This is an optimization exercise on Yosys and OpenROAD, whose aim is small area, a short achievable clock period and few clock cycles, not a production implementation.
The RTL was checked by simulation tests, not by an equivalence proof against the original design.
Some runs may be left out. An edit can pass the tests and still lose a function that they never use.

==> constraint.sdc <==
create_clock -name core_clock -period 10.0 [get_ports {clk}]
set_input_delay 2.0000 -clock core_clock [delete_from_list [all_inputs] [get_ports {clk}]]
set_output_delay 2.0000 -clock core_clock [all_outputs]
set_load 0.01 [all_outputs]
==> run.sh <==
#!/bin/bash
# synth_recipe.tcl (not shown) runs the flow's synth.tcl, then flattens the netlist and writes it again
# the make line also repeats each setting of config.mk as NAME=value (left out here)
make -C /OpenROAD-flow-scripts/flow DESIGN_CONFIG=/design/flow/config.mk WORK_HOME=/design/flow/orfs CLKGATE_MAP_FILE= SYNTH_SCRIPT=/design/flow/synth_recipe.tcl finish
==> design.v <==
module filter (
	input wire clk,
	input wire rst_n,
	input wire fc_valid,
	input wire [7:0] working_pixel,
	input signed [7:0] fc,
	input wire start,
	output reg [7:0] out_pixel,
	output reg out_valid,
	output reg [15:0] addr,
	output wire wen,
	output reg en,
	output wire [7:0] d
);
	wire signed [8:0] calc_pixel = {1'b0, working_pixel};
	parameter IDLE   = 3'b000;
	parameter READfc = 3'b001;
	parameter CALC   = 3'b010;
	parameter WAIT   = 3'b011;
	parameter OUTPUT = 3'b100;
	parameter PIXELCOUNT = 16'd65535;
	integer i, j;
	reg START, FC_valid, next_out_valid;
	reg [2:0] state, next_state;
	reg [2:0] fc_i, fc_j, next_fc_i, next_fc_j;
	reg [4:0] calc_count, next_calc_count;
	reg [7:0] pixel_i, pixel_j, next_pixel_i, next_pixel_j, next_outPixel;
	reg [15:0] pixel_count, next_pixel_count;
	reg [15:0] next_addr;
	reg signed [7:0] temp_fc, next_temp_fc;
	reg signed [7:0] FC[0:4][0:4];
	reg signed [7:0] next_FC[0:4][0:4];
	reg signed [15:0] temp_pixel, next_temp_pixel;
	reg signed [10:0] padded_i, padded_j, next_padded_i, next_padded_j;
	reg signed [10:0] ibound, jbound, next_ibound, next_jbound;
	assign wen = 1'b1;
	assign d = 8'd0;
	always @(posedge clk) begin
		en <= 1;
		if( !rst_n ) begin
			START <= 1'b0;
			FC_valid <= 1'b0;
			state <= IDLE;
			for(i=0; i<5; i=i+1) begin
				for(j=0; j<5; j=j+1) begin
					FC[i][j] <= 8'd0;
				end
			end
			fc_i <= 3'd0;
			fc_j <= 3'd0;
			pixel_i <= 8'd0;
			pixel_j <= 8'd0;
			padded_i <= -2;
			padded_j <= -2;
			ibound <= 11'd0;
			jbound <= 11'd0;
			calc_count <= 5'd0;
			out_pixel <= 8'd0;
			out_valid <= 1'b0;
			pixel_count <= 16'd0;
			addr <= 16'd0;
			temp_pixel <= $signed(0);
			temp_fc <= 4'd0;
		end else begin
			START <= start;
			FC_valid <= fc_valid;
			state <= next_state;
			for(i=0; i<5; i=i+1) begin
				for(j=0; j<5; j=j+1) begin
					FC[i][j] <= next_FC[i][j];
				end
			end
			fc_i <= next_fc_i;
			fc_j <= next_fc_j;
			pixel_i <= next_pixel_i;
			pixel_j <= next_pixel_j;
			padded_i <= next_padded_i;
			padded_j <= next_padded_j;
			ibound <= next_ibound;
			jbound <= next_jbound;
			calc_count <= next_calc_count;
			out_pixel <= next_outPixel;
			out_valid <= next_out_valid;
			pixel_count <= next_pixel_count;
			addr <= next_addr;
			temp_pixel <= next_temp_pixel;
			temp_fc <= next_temp_fc;
		end
	end
	always @(*) begin
		next_fc_i = 8'd0;
		next_fc_j = 8'd0;
		next_pixel_i = 8'd0;
		next_pixel_j = 8'd0;
		next_padded_i = -2;
		next_padded_j = -2;
		next_ibound = -2;
		next_jbound = -2;
		next_calc_count = 5'd0;
		next_outPixel = 10'd0;
		next_pixel_count = 16'd0;
		next_addr = 16'd0;	
		next_temp_pixel = $signed(0);
		next_temp_fc = 4'd0;
		next_state = IDLE;
		next_out_valid = 1'b0;
		for(i=0; i<5; i=i+1) begin
			for(j=0; j<5; j=j+1) begin
				next_FC[i][j] = FC[i][j];
			end
		end
		case (state)
			IDLE: begin
				next_fc_i = 8'd0;
				next_fc_j = 8'd0;
				next_pixel_i = 8'd0;
				next_pixel_j = 8'd0;
				next_padded_i = -2;
				next_padded_j = -2;
				next_ibound = -2;
				next_jbound = -2;
				next_calc_count = 5'd0;
				next_outPixel = 10'd0;
				next_pixel_count = 16'd0;
				next_addr = 16'd0;	
				next_temp_pixel = $signed(0);
				next_temp_fc = 4'd0;
				next_out_valid = 1'b0;
				for(i=0; i<5; i=i+1) begin
					for(j=0; j<5; j=j+1) begin
						next_FC[i][j] = FC[i][j];
					end
				end
				if(START) begin
					next_state = READfc;
					next_temp_fc = fc;
				end else begin
					next_state = IDLE;
				end
			end
			READfc: begin
				next_pixel_i = 8'd0;
				next_pixel_j = 8'd0;
				next_padded_i = -2;
				next_padded_j = -2;
				next_ibound = -2;
				next_jbound = -2;
				next_calc_count = 5'd0;
				next_outPixel = 10'd0;
				next_pixel_count = 16'd0;
				next_addr = 16'd0;	
				next_temp_pixel = $signed(0);
				next_out_valid = 1'b0;
				for(i=0; i<5; i=i+1) begin
					for(j=0; j<5; j=j+1) begin
						if(i==fc_i && j==fc_j && FC_valid && START)begin
							next_FC[i][j] = temp_fc;
						end else begin
							next_FC[i][j] = FC[i][j];
						end
					end
				end
				if(FC_valid && START) begin
					if( fc_i >= 3'd4 && fc_j >= 3'd4 ) begin
						next_fc_i = 3'd0;
						next_fc_j = 3'd0;
					end else if( fc_j >= 3'd4 ) begin
						next_fc_i = fc_i + 3'd1;
						next_fc_j = 3'd0;
					end else begin
						next_fc_i = fc_i;
						next_fc_j = fc_j + 3'd1;
					end
					next_state = READfc;
					next_temp_fc = fc;
				end else begin
					next_fc_i = 3'd0;
					next_fc_j = 3'd0;
					next_temp_fc = 4'd0;
					next_state = CALC;
				end
			end
			CALC: begin
				next_addr = addr;	
				next_temp_fc = 4'd0;
				next_out_valid = 1'b0;
				for(i=0; i<5; i=i+1) begin
					for(j=0; j<5; j=j+1) begin
						next_FC[i][j] = FC[i][j];
					end
				end
				next_fc_i = fc_i;
				next_fc_j = fc_j;
				next_pixel_i = pixel_i;
				next_pixel_j = pixel_j;
				next_padded_i = padded_i;
				next_padded_j = padded_j;
				next_ibound = ibound;
				next_jbound = jbound;
				next_outPixel = 8'd0;
				next_pixel_count = pixel_count;
				next_calc_count = calc_count + 5'd1;
				next_state = CALC;
				next_temp_pixel = $signed(0);
				if(padded_i<$signed(0) || padded_j<$signed(0) || padded_i>$signed(255) || padded_j>$signed(255)) begin
					next_addr = 15'd0;
				end else begin
					next_addr = (padded_i << 8 ) + padded_j;
				end
				if( padded_i >= $signed(pixel_i + 10'd2) && padded_j >= $signed(pixel_j + 10'd2) ) begin
					next_padded_i = padded_i;
					next_padded_j = padded_j;
				end else if( padded_j >= $signed(pixel_j + 10'd2) ) begin
					next_padded_i = padded_i + 8'd1;
					next_padded_j = pixel_j - $signed(10'd2);
				end else begin
					next_padded_i = padded_i;
					next_padded_j = padded_j + $signed(10'd1);
				end
				if(calc_count < 5'd2) begin
					next_temp_pixel = $signed(0);
					next_ibound = ibound;
					next_jbound = jbound;
				end else begin
					if( ibound < $signed(0) || jbound < $signed(0) || ibound > $signed(255) || jbound > $signed(255)) begin
						next_temp_pixel = temp_pixel;
					end else begin
						next_temp_pixel = temp_pixel + calc_pixel * FC[fc_i][fc_j];
					end
					if( ibound >= $signed(pixel_i + 2) && jbound >= $signed(pixel_j + 2) ) begin
						next_ibound = ibound;
						next_jbound = jbound;
					end else if( jbound >= $signed(pixel_j + 2) ) begin
						next_ibound = ibound + $signed(10'd1);
						next_jbound = pixel_j - $signed(10'd2);
					end else begin
						next_ibound = ibound;
						next_jbound = jbound + $signed(10'd1);
					end
					if( fc_i >= 3'd4 && fc_j >= 3'd4 ) begin
						next_fc_i = 3'd0;
						next_fc_j = 3'd0;
						next_state = OUTPUT;
					end else if( fc_j >= 3'd4 ) begin
						next_fc_i = fc_i + 3'd1;
						next_fc_j = 3'd0;
					end else begin
						next_fc_i = fc_i;
						next_fc_j = fc_j + 3'd1;
					end
				end
			end
			WAIT: begin
				next_out_valid = 1'b1;
				next_calc_count = 5'd0;
				next_addr = 16'd0;	
				next_temp_fc = 4'd0;
				for(i=0; i<5; i=i+1) begin
					for(j=0; j<5; j=j+1) begin
						next_FC[i][j] = FC[i][j];
					end
				end
				next_temp_pixel = temp_pixel;
				next_outPixel = out_pixel;
				next_pixel_count = pixel_count + 16'd1;
				next_fc_i = 3'd0;
				next_fc_j = 3'd0;
				next_pixel_i = pixel_i;
				next_pixel_j = pixel_j;
				next_padded_i = padded_i;
				next_padded_j = padded_j;
				next_ibound = ibound;
				next_jbound = jbound;
				next_state = CALC;
			end
			OUTPUT: begin
				next_calc_count = 5'd0;
				next_addr = 16'd0;	
				next_temp_fc = 4'd0;
				for(i=0; i<5; i=i+1) begin
					for(j=0; j<5; j=j+1) begin
						next_FC[i][j] = FC[i][j];
					end
				end
				next_fc_i = 3'd0;
				next_fc_j = 3'd0;
				next_temp_pixel = temp_pixel;
				next_outPixel = out_pixel;
				next_pixel_count = pixel_count + 16'd1;
				if(pixel_count > PIXELCOUNT) begin
					next_out_valid = 1'b0;
					next_state = IDLE;
				end else begin
					next_out_valid = 1'b0;
					next_state = WAIT;
					if(temp_pixel > $signed(255))begin
						next_outPixel = 255;
					end else if(temp_pixel < $signed(0))begin
						next_outPixel = 0;
					end else begin
						next_outPixel = temp_pixel;
					end
					if( pixel_i >= 8'd255 && pixel_j >= 8'd255 ) begin
						next_pixel_i = 8'd0;
						next_pixel_j = 8'd0;
						next_padded_i = -2;
						next_padded_j = -2;
						next_ibound = -2;
						next_jbound = -2;
					end else if( pixel_j >= 8'd255 ) begin
						next_pixel_i = pixel_i + 8'd1;
						next_pixel_j = 8'd0;
						next_padded_i = pixel_i + 8'd1 - 2;
						next_padded_j = -2;
						next_ibound = pixel_i + 8'd1 - 2;
						next_jbound = -2;
					end else begin
						next_pixel_i = pixel_i;
						next_pixel_j = pixel_j + 8'd1;
						next_padded_i = pixel_i - 2;
						next_padded_j = pixel_j + 8'd1 - 2;
						next_ibound = pixel_i - 2;
						next_jbound = pixel_j + 8'd1 - 2;
					end
				end
			end
		endcase
	end
endmodule
==> config.mk <==
export PLATFORM = sky130hd
export DESIGN_NAME = filter
export DESIGN_NICKNAME = filter
export VERILOG_FILES = /design/flow/design.v
export SDC_FILE = /design/flow/constraint.sdc
export NUM_CORES = 4
export LEC_CHECK = 0
export CAP_MARGIN = 20
export CORE_MARGIN = 2
export CORE_UTILIZATION = 40
export PLACE_DENSITY = 0.6
export SLEW_MARGIN = 20
Fig. 1: run 1, wires at chosen ports, followed through buffers
Bar = 50 um.
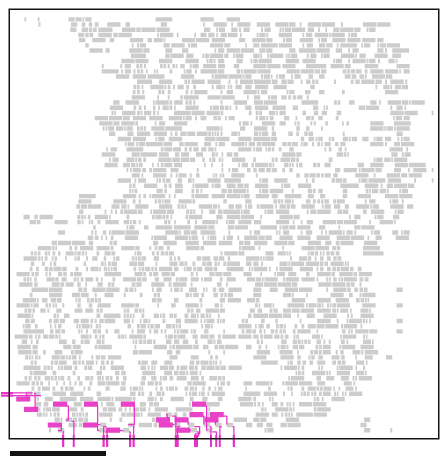
[magenta] `addr` | bits: 16 | direction: output | edge: 14 bottom, 2 left | end cells: 16 | buffers: 16 | wire: 213 um

Fig. 2: run 1, signal wires by layer
Bar = 50 um.
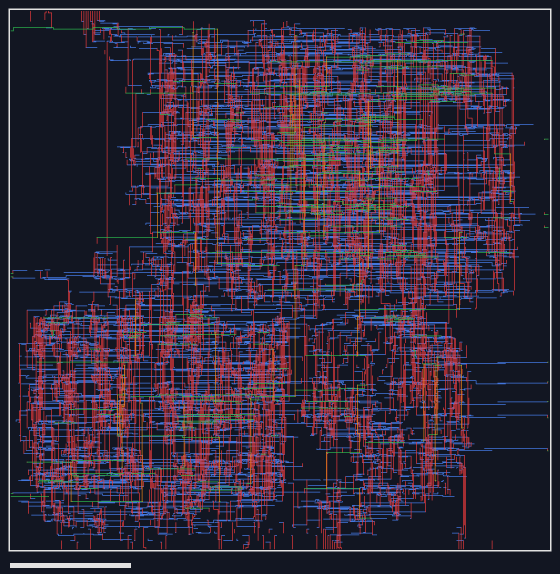
[red] met2 | wire length: 26.3 mm
[blue] met1 | wire length: 26.9 mm
[orange] met4 | wire length: 1270 um
[green] met3 | wire length: 3280 um

==> run_results.csv, run 1 <==
group,metric,value,unit
status,status,"no timing/DRC/antenna violations",
floorplanning,dieWidth,224,um
worst_hold_path,holdPathStages,1,
worst_setup_path,r2r_slack,1.20,ns
worst_hold_path,hold_class,"flop to flop",
timing,fmaxAchievable,114,MHz
placed_design,hpwl,40700,um
timing,skew,0.0274,ns
clocking,cts_tree,"yes",
clocking,clockBufferDepth,3,
layout,fin_util,0.451,
worst_setup_path,worstSetupPathType,"flop to flop",
synthesis,yosysWarnings,3,
clocking,clk_latency,0.57,ns
synthesis,syn_area,19300,um2
synthesis,synth_area_leaders,"dfxtp_1 (34%), mux2i_1 (10%), ha_1 (7.8%)",
clocking,cts-root-buf,"clkbuf_16",
synthesis,ys_ff_latch,325,
grt,grt_overflow,0,
floorplanning,die_y,224,um
clocking,clkTransAtPathRegs,0.06,ns
clocking,cts_hold_buf,0,
worst_setup_path,cp.arrival,9.29,ns
synthesis,synth_cell_type_count,86,
worst_hold_path,whs_endpoint,"calc_count[0]",
drt,firstDrtPassIters,6,
layout,final_common_cell,"dfxtp_1",
clocking,htree_levels,2,
placed_design,dp.cells,2803,
drt,via_per_inst,5.73,
grt,grt_max_degree,149,
worst_hold_path,hold_start,"calc_count[0]",
placed_design,place_area,20200,um2
worst_setup_path,cp-startpoint,"fc_i[0]",
grt,first_global_vias,15641,
synthesis,syn_inst,2253,
synthesis,yosys.area.top_type,"dfxtp_1",
floorplanning,dieArea,50100,um2
Testbench counts for the RTL of run 1, summed over its fixed seeds: cycles 11,403,438.
Fig. 3: run 1, M1 wires
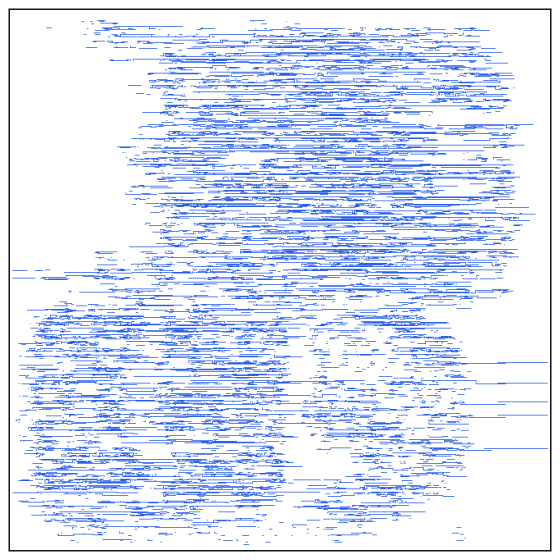
longest straight run: 64.9 um
main direction: horizontal

Fig. 4: run 1, logic cells by family
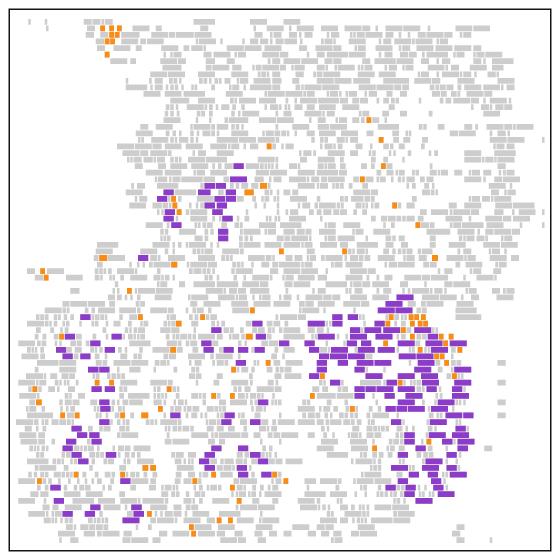
[orange] AND and OR gates | cells: 91 | most used: and2_1 | where: spread over the die
[purple] adder and majority cells | cells: 174 | most used: ha_1

run 1: synthesized netlist by cell type, drive strengths merged, types with 4 or more instances:
cell      n
dfxtp   325
nor2    315
mux2i   196
nand2   177
ha      121
a21oi   120
clkbuf  111
inv     105
nand3    94
o21ai    89
fa       53
nor3     48
and2     44
buf      35
xnor2    34
a22oi    28
nor2b    28
xor2     25
a31oi    22
nand2b   21
and3     18
a211oi   16
o211ai   15
nand4    14
mux2     13
nor4     13
or3      13
a21o     11
a32oi    11
o21a      9
o32ai     9
a221oi    7
a22o      7
a311oi    7
nor3b     7
or4       7
o221ai    6
or2       6
a221o     5
o311ai    5
a222oi    4
mux4      4
o21bai    4
o22ai     4
o31ai     4
run 1: layout make-up:
cell class                      instances  area [um2]
Sequential cell                       325        6510
Tap cell                              615         769
Inverter                              107         409
Multi-Input combinational cell       1683       11900
Clock inverter                          9         140
Clock buffer                           60        1190
Timing Repair Buffer                   73         666
Fill cell                            4628       26200
run 1: layer usage:
| layer | vias to the layer above | GRT usage | share of wire |
|---|---|---|---|
| li1 | 7810 | - | - |
| met1 | 8043 | 0.321 | 0.47 |
| met2 | 512 | 0.366 | 0.45 |
| met3 | 92 | 0.0352 | 0.057 |
| met4 | 0 | 0.0611 | 0.022 |
| met5 | - | 0 | 0 |
run 1: critical path, stage by stage (launching register included):
cell       delay (ns)
dfxtp_1          0.46
ha_1             0.28
ha_1             0.33
fa_1             1.08
nand2_1          0.21
nor3_1           0.83
a22o_1           0.26
nor3_1           0.05
a21oi_1          0.18
a2111oi_0        0.09
and3_1           0.28
nand2b_1         0.20
fa_1             0.50
fa_1             0.55
inv_1            0.06
fa_1             0.50
fa_1             0.56
inv_1            0.06
fa_1             0.50
inv_1            0.04
ha_1             0.29
o21ai_0          0.10
o21a_1           0.20
o21ai_0          0.28
nand4_1          0.17
a31oi_1          0.20
xnor3_1          0.34
o21ai_1          0.13
run 1: cells by family after synthesis:
logic type	share of synthesized area
simple gates	0.194
compound gates	0.140
flops	0.337
buf+inv	0.0537
mux	0.114
fa+ha+maj	0.133
xor+xnor	0.0283
other cells	0.000388
run 1: flip-flops by register name (all words and copies together), names as in the netlist:
register	count
jbound	11
fc_j	3
out_pixel	8
temp_pixel	16
ibound	11
temp_fc	8
pixel_j	8
padded_j	11
START	1
calc_count	5
addr	16
fc_i	3
padded_i	11
FC	200
FC_valid	1
state	3
pixel_i	8
out_valid	1
## Run 2: large edit since run 1, in outline
design.v: 329 -> 1602 lines; modules unchanged: 0
  filter: edited, 329 -> 1594 lines
  filter_fa: new, 4 lines
  filter_ha: new, 4 lines
==> module filter_ha as of run 2 <==
module filter_ha (input wire a, input wire b, output wire s, output wire co);
	assign s  = a ^ b;
	assign co = a & b;
endmodule
==> module filter_fa as of run 2 <==
module filter_fa (input wire a, input wire b, input wire c, output wire s, output wire co);
	assign s  = a ^ b ^ c;
	assign co = (a & b) | (a & c) | (b & c);
endmodule
==> flow/run.sh (new file) <==
#!/bin/bash
# The standard layout (standard.sh), with timing repair asked to leave 7 ns of
# setup slack at the design's clock period, and larger clock-tree clusters.
set -euo pipefail
bash standard.sh SETUP_SLACK_MARGIN=7 \
  "CTS_ARGS=-sink_clustering_enable -repair_clock_nets -sink_clustering_size 25 -sink_clustering_max_diameter 100 -sink_buffer_max_cap_derate 1.0 -buf_list sky130_fd_sc_hd__clkbuf_16" \
  finish > flow_make.log 2>&1
==> standard.sh (new file) <==
#!/bin/bash
# synth_recipe.tcl (not shown) runs the flow's synth.tcl, then flattens the netlist and writes it again
# the make line also repeats each setting of config.mk as NAME=value (left out here)
make -C /OpenROAD-flow-scripts/flow DESIGN_CONFIG=/design/flow/config.mk WORK_HOME=/design/flow/orfs CLKGATE_MAP_FILE= SYNTH_SCRIPT=/design/flow/synth_recipe.tcl "${@:-finish}"
--- a/config.mk
+++ b/config.mk
@@ -6,7 +6,11 @@
 export NUM_CORES = 4
 export LEC_CHECK = 0
+export ABC_CLOCK_PERIOD_IN_PS = 3000
 export CAP_MARGIN = 20
 export CORE_MARGIN = 2
-export CORE_UTILIZATION = 40
-export PLACE_DENSITY = 0.6
+export CORE_UTILIZATION = 60
+export GPL_TIMING_DRIVEN = 0
+export PLACE_DENSITY = 0.7
 export SLEW_MARGIN = 20
+export SYNTH_HIERARCHICAL = 1
+export SYNTH_MINIMUM_KEEP_SIZE = 0
removed: run.sh
Fig. 5: run 2, signal wires by layer
Bar = 50 um.
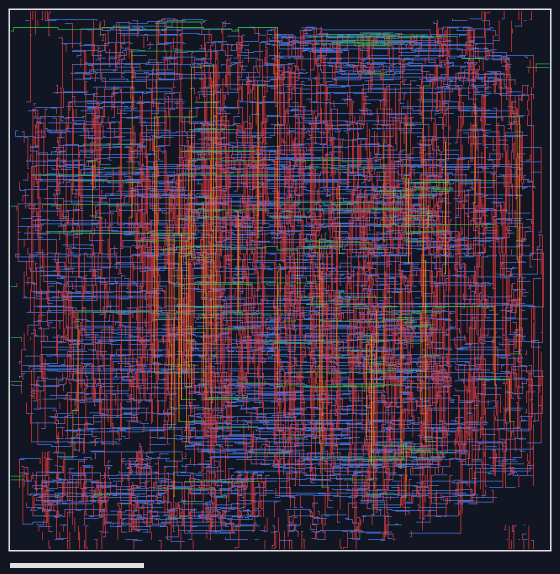
[red] met2 | wire length: 28.8 mm
[green] met3 | wire length: 2350 um
[blue] met1 | wire length: 24.5 mm
[orange] met4 | wire length: 2690 um

Fig. 6: run 2, M1 wires
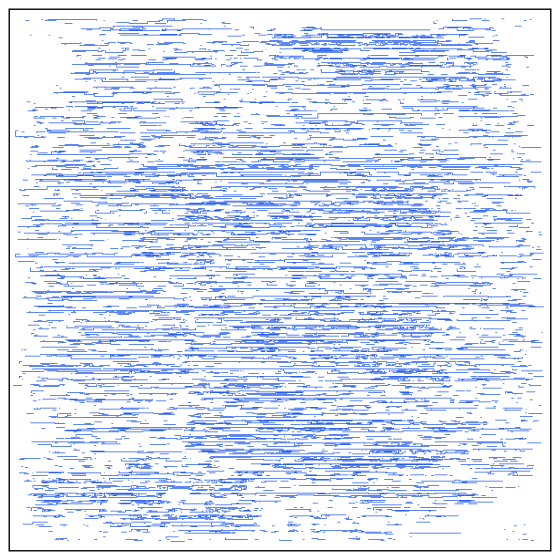
wire length on this layer: 24.5 mm
longest straight run: 92.9 um
main direction: horizontal
share of all routed wire: 42%
grt met1 use: 0.382
Routed WL: 58300 um
via count: 14950

==> run 2 against run 1 <==
Still clean on timing, DRC and antenna. Die area down 19%. Sequential share of layout area up 1.1 points. Synthesized cell count down 13%. Non-clock buffer count up 175. Worst setup slack better by 5.6 ns. Maximum frequency rose to 2.8 times the previous value. Routed wire length up 0.99%. Register-to-register slack better by 5.7 ns. Critical path type is now flop to output port. Critical endpoint is now addr[1]. Highest routed layer unchanged.
==> run_results.csv, run 2 <==
group,metric,value,unit
worst_setup_path,crit_buf_inv,2,
status,status,"no timing/DRC/antenna violations",
worst_setup_path,worstSetupPathType,"flop to output port",
job,drv_cap,0,
synthesis,yosysWarnings,13,
floorplanning,dieWidth,201,um
worst_setup_path,cp.arrival,1.15,ns
drt,via_per_inst,5.78,
layout,multi_input_area,14700,um2
worst_setup_path,cp_top_family,"flip-flops",
layout,regArea,8270,um2
drt,firstDrtPassIters,5,
floorplanning,die_y,201,um
synthesis,syn_area,23400,um2
grt,grt_max_degree,27,
timing,skew,0.0327,ns
clocking,clk_latency,0.59,ns
layout,final_common_cell,"dfxtp_1",
clocking,clkTransAtPathRegs,0.10,ns
synthesis,syn_inst,1964,
worst_setup_path,critPathMaxFanout,2,
synthesis,ys_ff_latch,410,
layout,largest_register,"c",
worst_setup_path,cp_slowest_cell,"dfxtp_4",
synthesis,yosysMostFrequentCell,"dfxtp_1",
synthesis,ys.flop_type,"dfxtp_1",
layout,num-fill-cells,2933,
floorplanning,fp-row-count,72,
synthesis,synth_area_leaders,"dfxtp_1 (35%), fa_1 (19%), mux2_2 (15%)",
clocking,htree_levels,1,
layout,fin_util,0.684,
clocking,clockBufferDepth,3,
synthesis,yosys-top-cells-count,"dfxtp_1 (410), mux2_2 (321), fa_1 (222)",
floorplanning,dieArea,40500,um2
clocking,cts_tree,"yes",
layout,largestRegisters,"c: 200 flops, ac: 80 flops, as: 80 flops",
layout,largest_register_ffs,200,
worst_setup_path,crit_top_cell,"buf_6",
worst_setup_path,cp_slowest_stage_delay,0.36,ns
synthesis,yosys.area.top_type,"dfxtp_1",
grt,grt_overflow,0,
clocking,cts_hold_buf,0,
synthesis,synth_top_area_share,0.351,
grt,first_global_vias,16013,
Testbench counts for the RTL of run 2, summed over its fixed seeds: cycles 1,981,686.
## run 2: routing by layer
metal / up-vias / track usage / routed length (um)
li1: 6903 / - / -
met1: 7499 / 0.382 / 24500
met2: 430 / 0.500 / 28800
met3: 118 / 0.0293 / 2350
met4: 0 / 0.128 / 2690
met5: - / 0 / 0
## run 2: worst paths after layout
| path | startpoint | end | slack (ns) | cells after the start |
|---|---|---|---|---|
| worst max-delay path | xx[1] | addr[1] | 6.85 | 2 |
| worst min-delay path | sh1 | sh2 | 0.34 | 0 |
| worst max register to register | one[2] | as[4][8] | 6.94 | 8 |
| worst min register to register | sh1 | sh2 | 0.34 | 0 |
## run 2: per-module statistics from Yosys, one instance, submodules excluded
module     copies in the design  cells  flip-flops and latches  cell area [um2]
filter_ha                    65      1                       0             12.5
filter                        1   1679                     410            18100
filter_fa                   220      1                       0             20.0
## run 2: metrics by stage
step | cell area [um2] | instances
final | 26400 | 2587
after global routing | 26400 | 2587
after CTS | 26000 | 2583
after detailed placement | 24600 | 2533
after global placement | 24600 | 2533
after floorplan | 23500 | 1972
## run 2: layout make-up
cell class,count,share of cell area
buffer,176,0.0552
clock buffer,20,0.0190
clock inverter,5,0.00209
inverter,18,0.00266
multi-input combinational,1368,0.559
sequential,410,0.313
tap,518,0.0246
timing repair buffer,72,0.0243
## run 2: kinds of logic after synthesis
| logic type | share of synthesized area |
|---|---|
| AOI/OAI and AO/OA | 0.0794 |
| and+or+nand+nor | 0.0535 |
| muxes | 0.156 |
| DFF | 0.351 |
| other | 0.000321 |
| xor gates and xnor gates | 0.0828 |
| adders and majority gates | 0.241 |
| buffers and inverters | 0.0356 |
## run 2: timing repair
item                                    in CTS  in global routing
pin swaps                                   36                 56
setup buffers                               25                  4
gates resized for setup                    361                134
endpoints found under the setup margin     149                 93
endpoints found under the hold margin        0                  0
## run 2: worst register-to-register path, stage by stage, from the launching register on
cell and delay (ns):
dfxtp_2 0.33, buf_8 0.13, clkbuf_16 0.15, a22oi_2 0.21, xnor2_2 0.16, fa_2 0.49, fa_1 0.52, fa_2 0.54
fa_1 0.41
Fig. 7: run 2, wires at chosen ports, followed through buffers
Bar = 50 um.
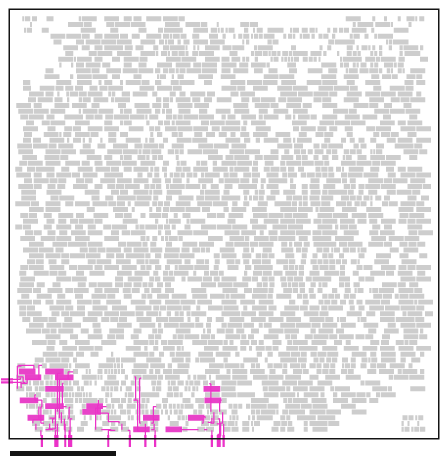

==> run 3: changes to the inputs <==
--- a/config.mk
+++ b/config.mk
@@ -11,3 +11,2 @@
 export CORE_UTILIZATION = 60
-export GPL_TIMING_DRIVEN = 0
 export PLACE_DENSITY = 0.7
Fig. 8: run 3, wires at chosen ports, followed through buffers
Bar = 50 um.
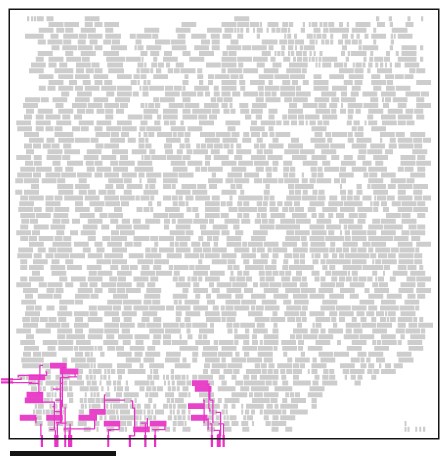
[magenta] `addr` | bits: 16 | direction: output | edge: 14 bottom, 2 left | end cells: 16 | buffers: 16 | wire: 381 um
Port Buffer Count: 44
# IOs: 55

==> run 3 against run 2 <==
Global-route usage decreased by 3.9 points. Routed wire length fell by 12%. Worst setup slack improved by 0.099 ns. Die area stayed put. Register-to-register slack improved by 0.12 ns. Clock-buffer cell count up 1.
==> run_results.csv, run 3 <==
group,metric,value,unit
timing,rsz0062_at_grt,"yes",
job,drv_cap,0,
layout,fin_util,0.662,
clocking,cts_setup_buffers,18,
worst_setup_path,critPathMaxFanout,6,
placed_design,place_area,23900,um2
timing,skew,0.0392,ns
grt,grt_max_degree,114,
clocking,cts_resized,196,
synthesis,yosysWarnings,13,
floorplanning,dieArea,40500,um2
synthesis,yosysMostFrequentCell,"dfxtp_1",
grt,grt_overflow,0,
synthesis,yosys.area.top_type,"dfxtp_1",
worst_setup_path,crit_buf_inv,1,
clocking,cts_hold_buf,0,
synthesis,synth_top_area_share,0.351,
placed_design,dp.cells,2373,
synthesis,yosys-top-cells-count,"dfxtp_1 (410), mux2_2 (321), fa_1 (222)",
synthesis,syn_area,23400,um2
worst_setup_path,cp_slowest_cell,"dfxtp_4",
clocking,clkTransAtPathRegs,0.10,ns
clocking,clk_latency,0.58,ns
clocking,htree_levels,1,
layout,syn_to_final_growth,9.23,%
synthesis,synth_area_leaders,"dfxtp_1 (35%), fa_1 (19%), mux2_2 (15%)",
drt,drt_iter0_markers,891,
drt,via_per_inst,5.81,
layout,largest_register,"c",
timing,layout_setup_ws,6.94,ns
worst_setup_path,cp_slowest_stage_delay,0.40,ns
clocking,cts_tree,"yes",
drt,firstDrtPassIters,6,
grt,first_global_vias,15314,
worst_setup_path,worstSetupPathType,"flop to output port",
status,status,"no timing/DRC/antenna violations",
clocking,clockBufferDepth,3,
layout,largest_register_ffs,200,
layout,largestRegisters,"c: 200 flops, ac: 80 flops, as: 80 flops",
grt,grt_first_pass_wirelength,82300,um
layout,final_cell_area,25500,um2
drt,drc_errors,0,
worst_setup_path,cp.arrival,1.06,ns
layout,num-fill-cells,3057,
synthesis,syn_inst,1964,
floorplanning,fp-row-count,72,
layout,fin_cells,2455,
worst_setup_path,cp_top_family,"flip-flops",
clocking,cts_buffers,21,
synthesis,ys.flop_type,"dfxtp_1",
floorplanning,die_y,201,um
Fig. 9: run 3, M1 wires
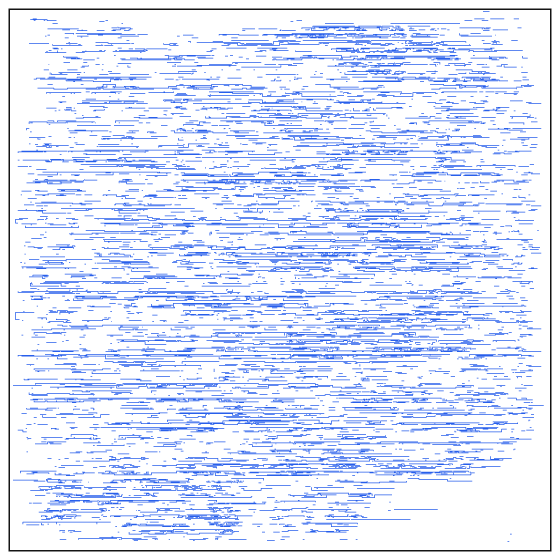
share of all routed wire: 42%
main direction: horizontal
nets with wire on the layer: 2072
Routed WL: 51300 um
grt met1 use: 0.323

==> run 3: cell counts after synthesis <==
Identical to the previous run, type by type.
==> run 3: layer usage <==
| layer | GRT usage | vias to the layer above | wire length (um) |
|---|---|---|---|
| li1 | - | 6619 | - |
| met1 | 0.323 | 7230 | 21400 |
| met2 | 0.450 | 328 | 25800 |
| met3 | 0.0355 | 97 | 2280 |
| met4 | 0.0809 | 0 | 1770 |
| met5 | 0 | - | 0 |
==> run 3: modules after synthesis, one instance, submodules excluded <==
module | cell area, um2 | flip-flops and latches | cells inside | copies in the design
filter | 18100 | 410 | 1679 | 1
filter_fa | 20.0 | 0 | 1 | 220
filter_ha | 12.5 | 0 | 1 | 65
==> run 3: path summary, 6_finish.rpt <==
| check | from | end | slack (ns) | depth (start not counted) |
|---|---|---|---|---|
| hold / removal | sh1 | sh2 | 0.33 | 0 |
| setup reg to reg | one[1] | as[2][8] | 7.06 | 7 |
| hold reg to reg | sh1 | sh2 | 0.33 | 0 |
| setup / recovery | xx[0] | addr[0] | 6.94 | 1 |
==> run 3: layout make-up <==
type | count | area, um2 | area share
Antenna cell | 1 | 2.50 | 0.0000980
Clock buffer | 21 | 526 | 0.0206
Multi-Input combinational cell | 1368 | 14500 | 0.568
Sequential cell | 410 | 8310 | 0.326
Inverter | 18 | 70.1 | 0.00275
Tap cell | 518 | 648 | 0.0254
Timing Repair Buffer | 110 | 1400 | 0.0548
Clock inverter | 9 | 76.3 | 0.00299
==> run 3: cells by family after synthesis <==
kind of cell / count (synthesis) / share of synthesized area
AO/OA/AOI/OAI: 255 / 0.0794
XOR/XNOR: 221 / 0.0828
adder cells (fa/ha/maj): 317 / 0.241
buffers and inverters: 194 / 0.0356
flip-flops: 410 / 0.351
multiplexers: 324 / 0.156
other: 2 / 0.000321
AND/OR/NAND/NOR: 241 / 0.0535
Fig. 10: run 3, logic cells by family
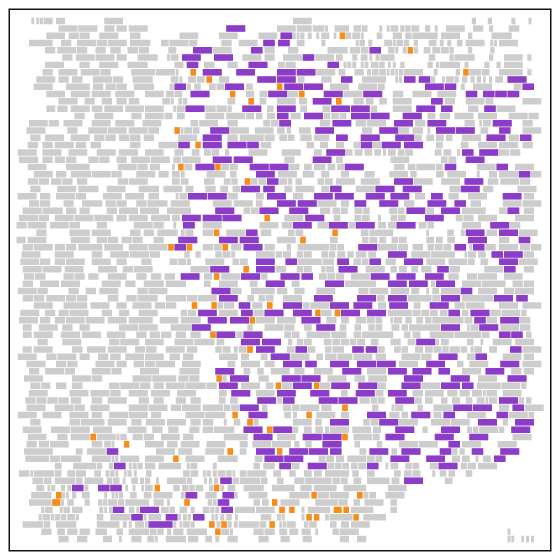

## Run 4: large edit since run 3, in outline
design.v: 1602 -> 1426 lines; modules unchanged: 2
  filter: edited, 1594 -> 1418 lines
Fig. 11: run 4, logic cells by family
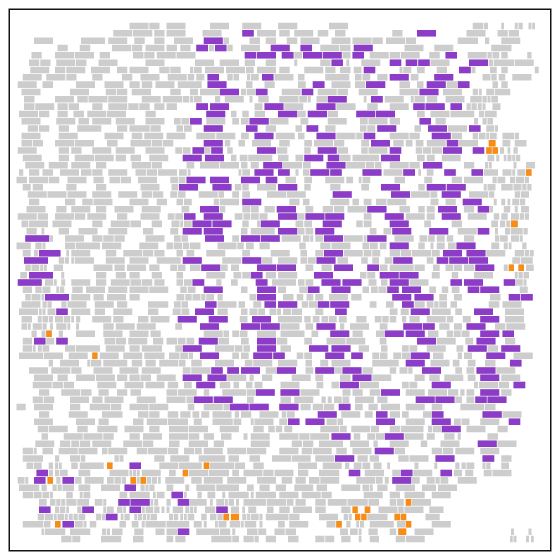
[purple] adder and majority cells | cells: 296 | most used: fa_1
[orange] AND and OR gates | cells: 28 | most used: and2_1 | where: spread over the die
commonest non-fill, non-tap cell in the layout: dfxtp_1
Non-Filler Instances: 2416
multi-input combinational area share: 0.568

==> run 4 against run 3 <==
Still clean on timing, DRC and antenna. Sequential share of layout area grew 1.7 points. Global-route usage shrank 0.47 points. Cell count shrank 1.6%. Worst hold slack lost 0.0052 ns. First-iteration DRC count shrank 20%. Clock-buffer cell count is the same. Sequential cell count grew 9. Die area shrank 0.91%. Area after synthesis shrank 0.93%. Critical path type is now input port to flop.
==> run_results.csv, run 4 <==
group,metric,value,unit
drt,met1Wirelength,22300,um
clocking,clockBufferDepth,3,
timing,rsz0062_at_grt,"yes",
timing,layout_setup_ws,6.62,ns
drt,dr_wl_met2,24800,um
grt,first_global_vias,15105,
grt,grtUsageMet3,0.0339,
layout,largest_register,"c",
synthesis,yosys-top-cells-count,"dfxtp_1 (419), mux2_2 (328), fa_1 (193)",
floorplanning,fp-row-count,71,
clocking,clkTransAtPathRegs,0.10,ns
layout,syn_to_final_growth,6.61,%
drt,totalWireLength,50400,um
status,status,"no timing/DRC/antenna violations",
placed_design,io_buffers,44,
synthesis,syn_inst,1963,
grt,grt_overflow,0,
job,drv_cap,0,
floorplanning,die_y,200,um
synthesis,yosysMostFrequentCell,"dfxtp_1",
synthesis,yosysWarnings,13,
drt,via_per_inst,5.89,
synthesis,synth_top_area_share,0.362,
Testbench counts for the RTL of run 4, summed over its fixed seeds: cycles 1,981,686.
Fig. 12: run 4, wires at chosen ports, followed through buffers
Bar = 50 um.
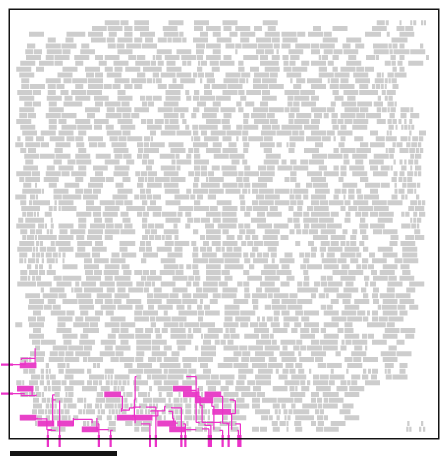
[magenta] `addr` | bits: 16 | direction: output | edge: 14 bottom, 2 left | end cells: 16 | buffers: 16 | wire: 404 um

run 4: timing repair:
action | CTS | global route
resized for setup | 180 | 42
pin swaps | 7 | 10
buffers inserted | 23 | 4
setup endpoints to repair | 251 | 71
run 4: modules after synthesis, one instance, submodules excluded:
module	cell area, um2	copies in the design	cells inside
filter	18500	1	1708
filter_fa	20.0	190	1
filter_ha	12.5	65	1
run 4: final timing paths:
kind	startpoint	end	cells past startpoint	slack, ns
worst max-delay path	fc[6]	initr[8]	7	6.62
worst min-delay path	sh1	sh2	0	0.33
worst max register to register	sh2	as[4][9]	6	7.06
worst min register to register	sh1	sh2	0	0.33
run 4: worst max-delay path, cell delays in order:
cell,delay [ns]
clkdlybuf4s50_1,0.44
ha_1,0.36
or2_2,0.31
a21oi_1,0.14
a21oi_1,0.06
mux2i_1,0.16
mux2_2,0.34
run 4: area by class of cell:
| cell class | count | area [um2] |
|---|---|---|
| fill | 2962 | 13200 |
| inverter | 22 | 87.6 |
| antenna | 1 | 2.50 |
| clock inverter | 4 | 17.5 |
| timing repair buffer | 85 | 925 |
| sequential | 419 | 8450 |
| tap | 511 | 639 |
| multi-input combinational | 1353 | 14000 |
| clock buffer | 21 | 526 |
run 4: logic make-up after synthesis:
kind of cell    Yosys count  synth area share
buf+inv                 199            0.0381
flops                   419             0.362
compound gates          272            0.0827
mux                     334             0.162
simple gates            223            0.0493
fa+ha+maj               296             0.223
xor+xnor                218            0.0825
other cells               2          0.000324
run 4: metrics by stage:
step | hold slack [ns] | utilization | std cells | area (um2)
after floorplan | 0.310 | - | 1971 | 23300
after global placement | 0.314 | 0.624 | 2363 | 23600
after detailed placement | 0.312 | 0.624 | 2363 | 23600
after CTS | 0.330 | 0.648 | 2411 | 24500
after global routing | 0.336 | 0.652 | 2415 | 24700
final | 0.330 | 0.652 | 2416 | 24700

==> static timing again, ports no longer ideal <==
How much do the figures lean on ideal ports? The routed layouts below were timed once more, with nothing changed but the port constraints. Step 1, drivers: a clkbuf_16 drives clk and a buf_2 each remaining input, both assumed. Step 2 moves the port delays by t, midway between the first and last clock arrival at a register: inputs arrive t later, outputs are due t later. That takes back most of the time a late clock gives input paths. Three values: ideal, step 1, step 2; two values: the first two.
run | t, ns | slack for setup (ns) | worst register clock-pin slew, ns | pins driven straight from the clock port
run 1 | 0.613 | 1.197 / 1.197 / 1.197 | 0.06 / 0.06 | 1
run 2 | 0.628 | 6.845 / 6.789 / 6.441 | 0.11 / 0.11 | 1
run 3 | 0.605 | 6.945 / 6.891 / 6.453 | 0.11 / 0.11 | 1
run 4 | 0.595 | 6.615 / 6.628 / 6.034 | 0.12 / 0.12 | 1
After both steps every run listed still meets setup and hold. For run 4, which loses most, drivers alone change the setup slack by +0.013 ns; drivers and shift together by -0.581 ns.
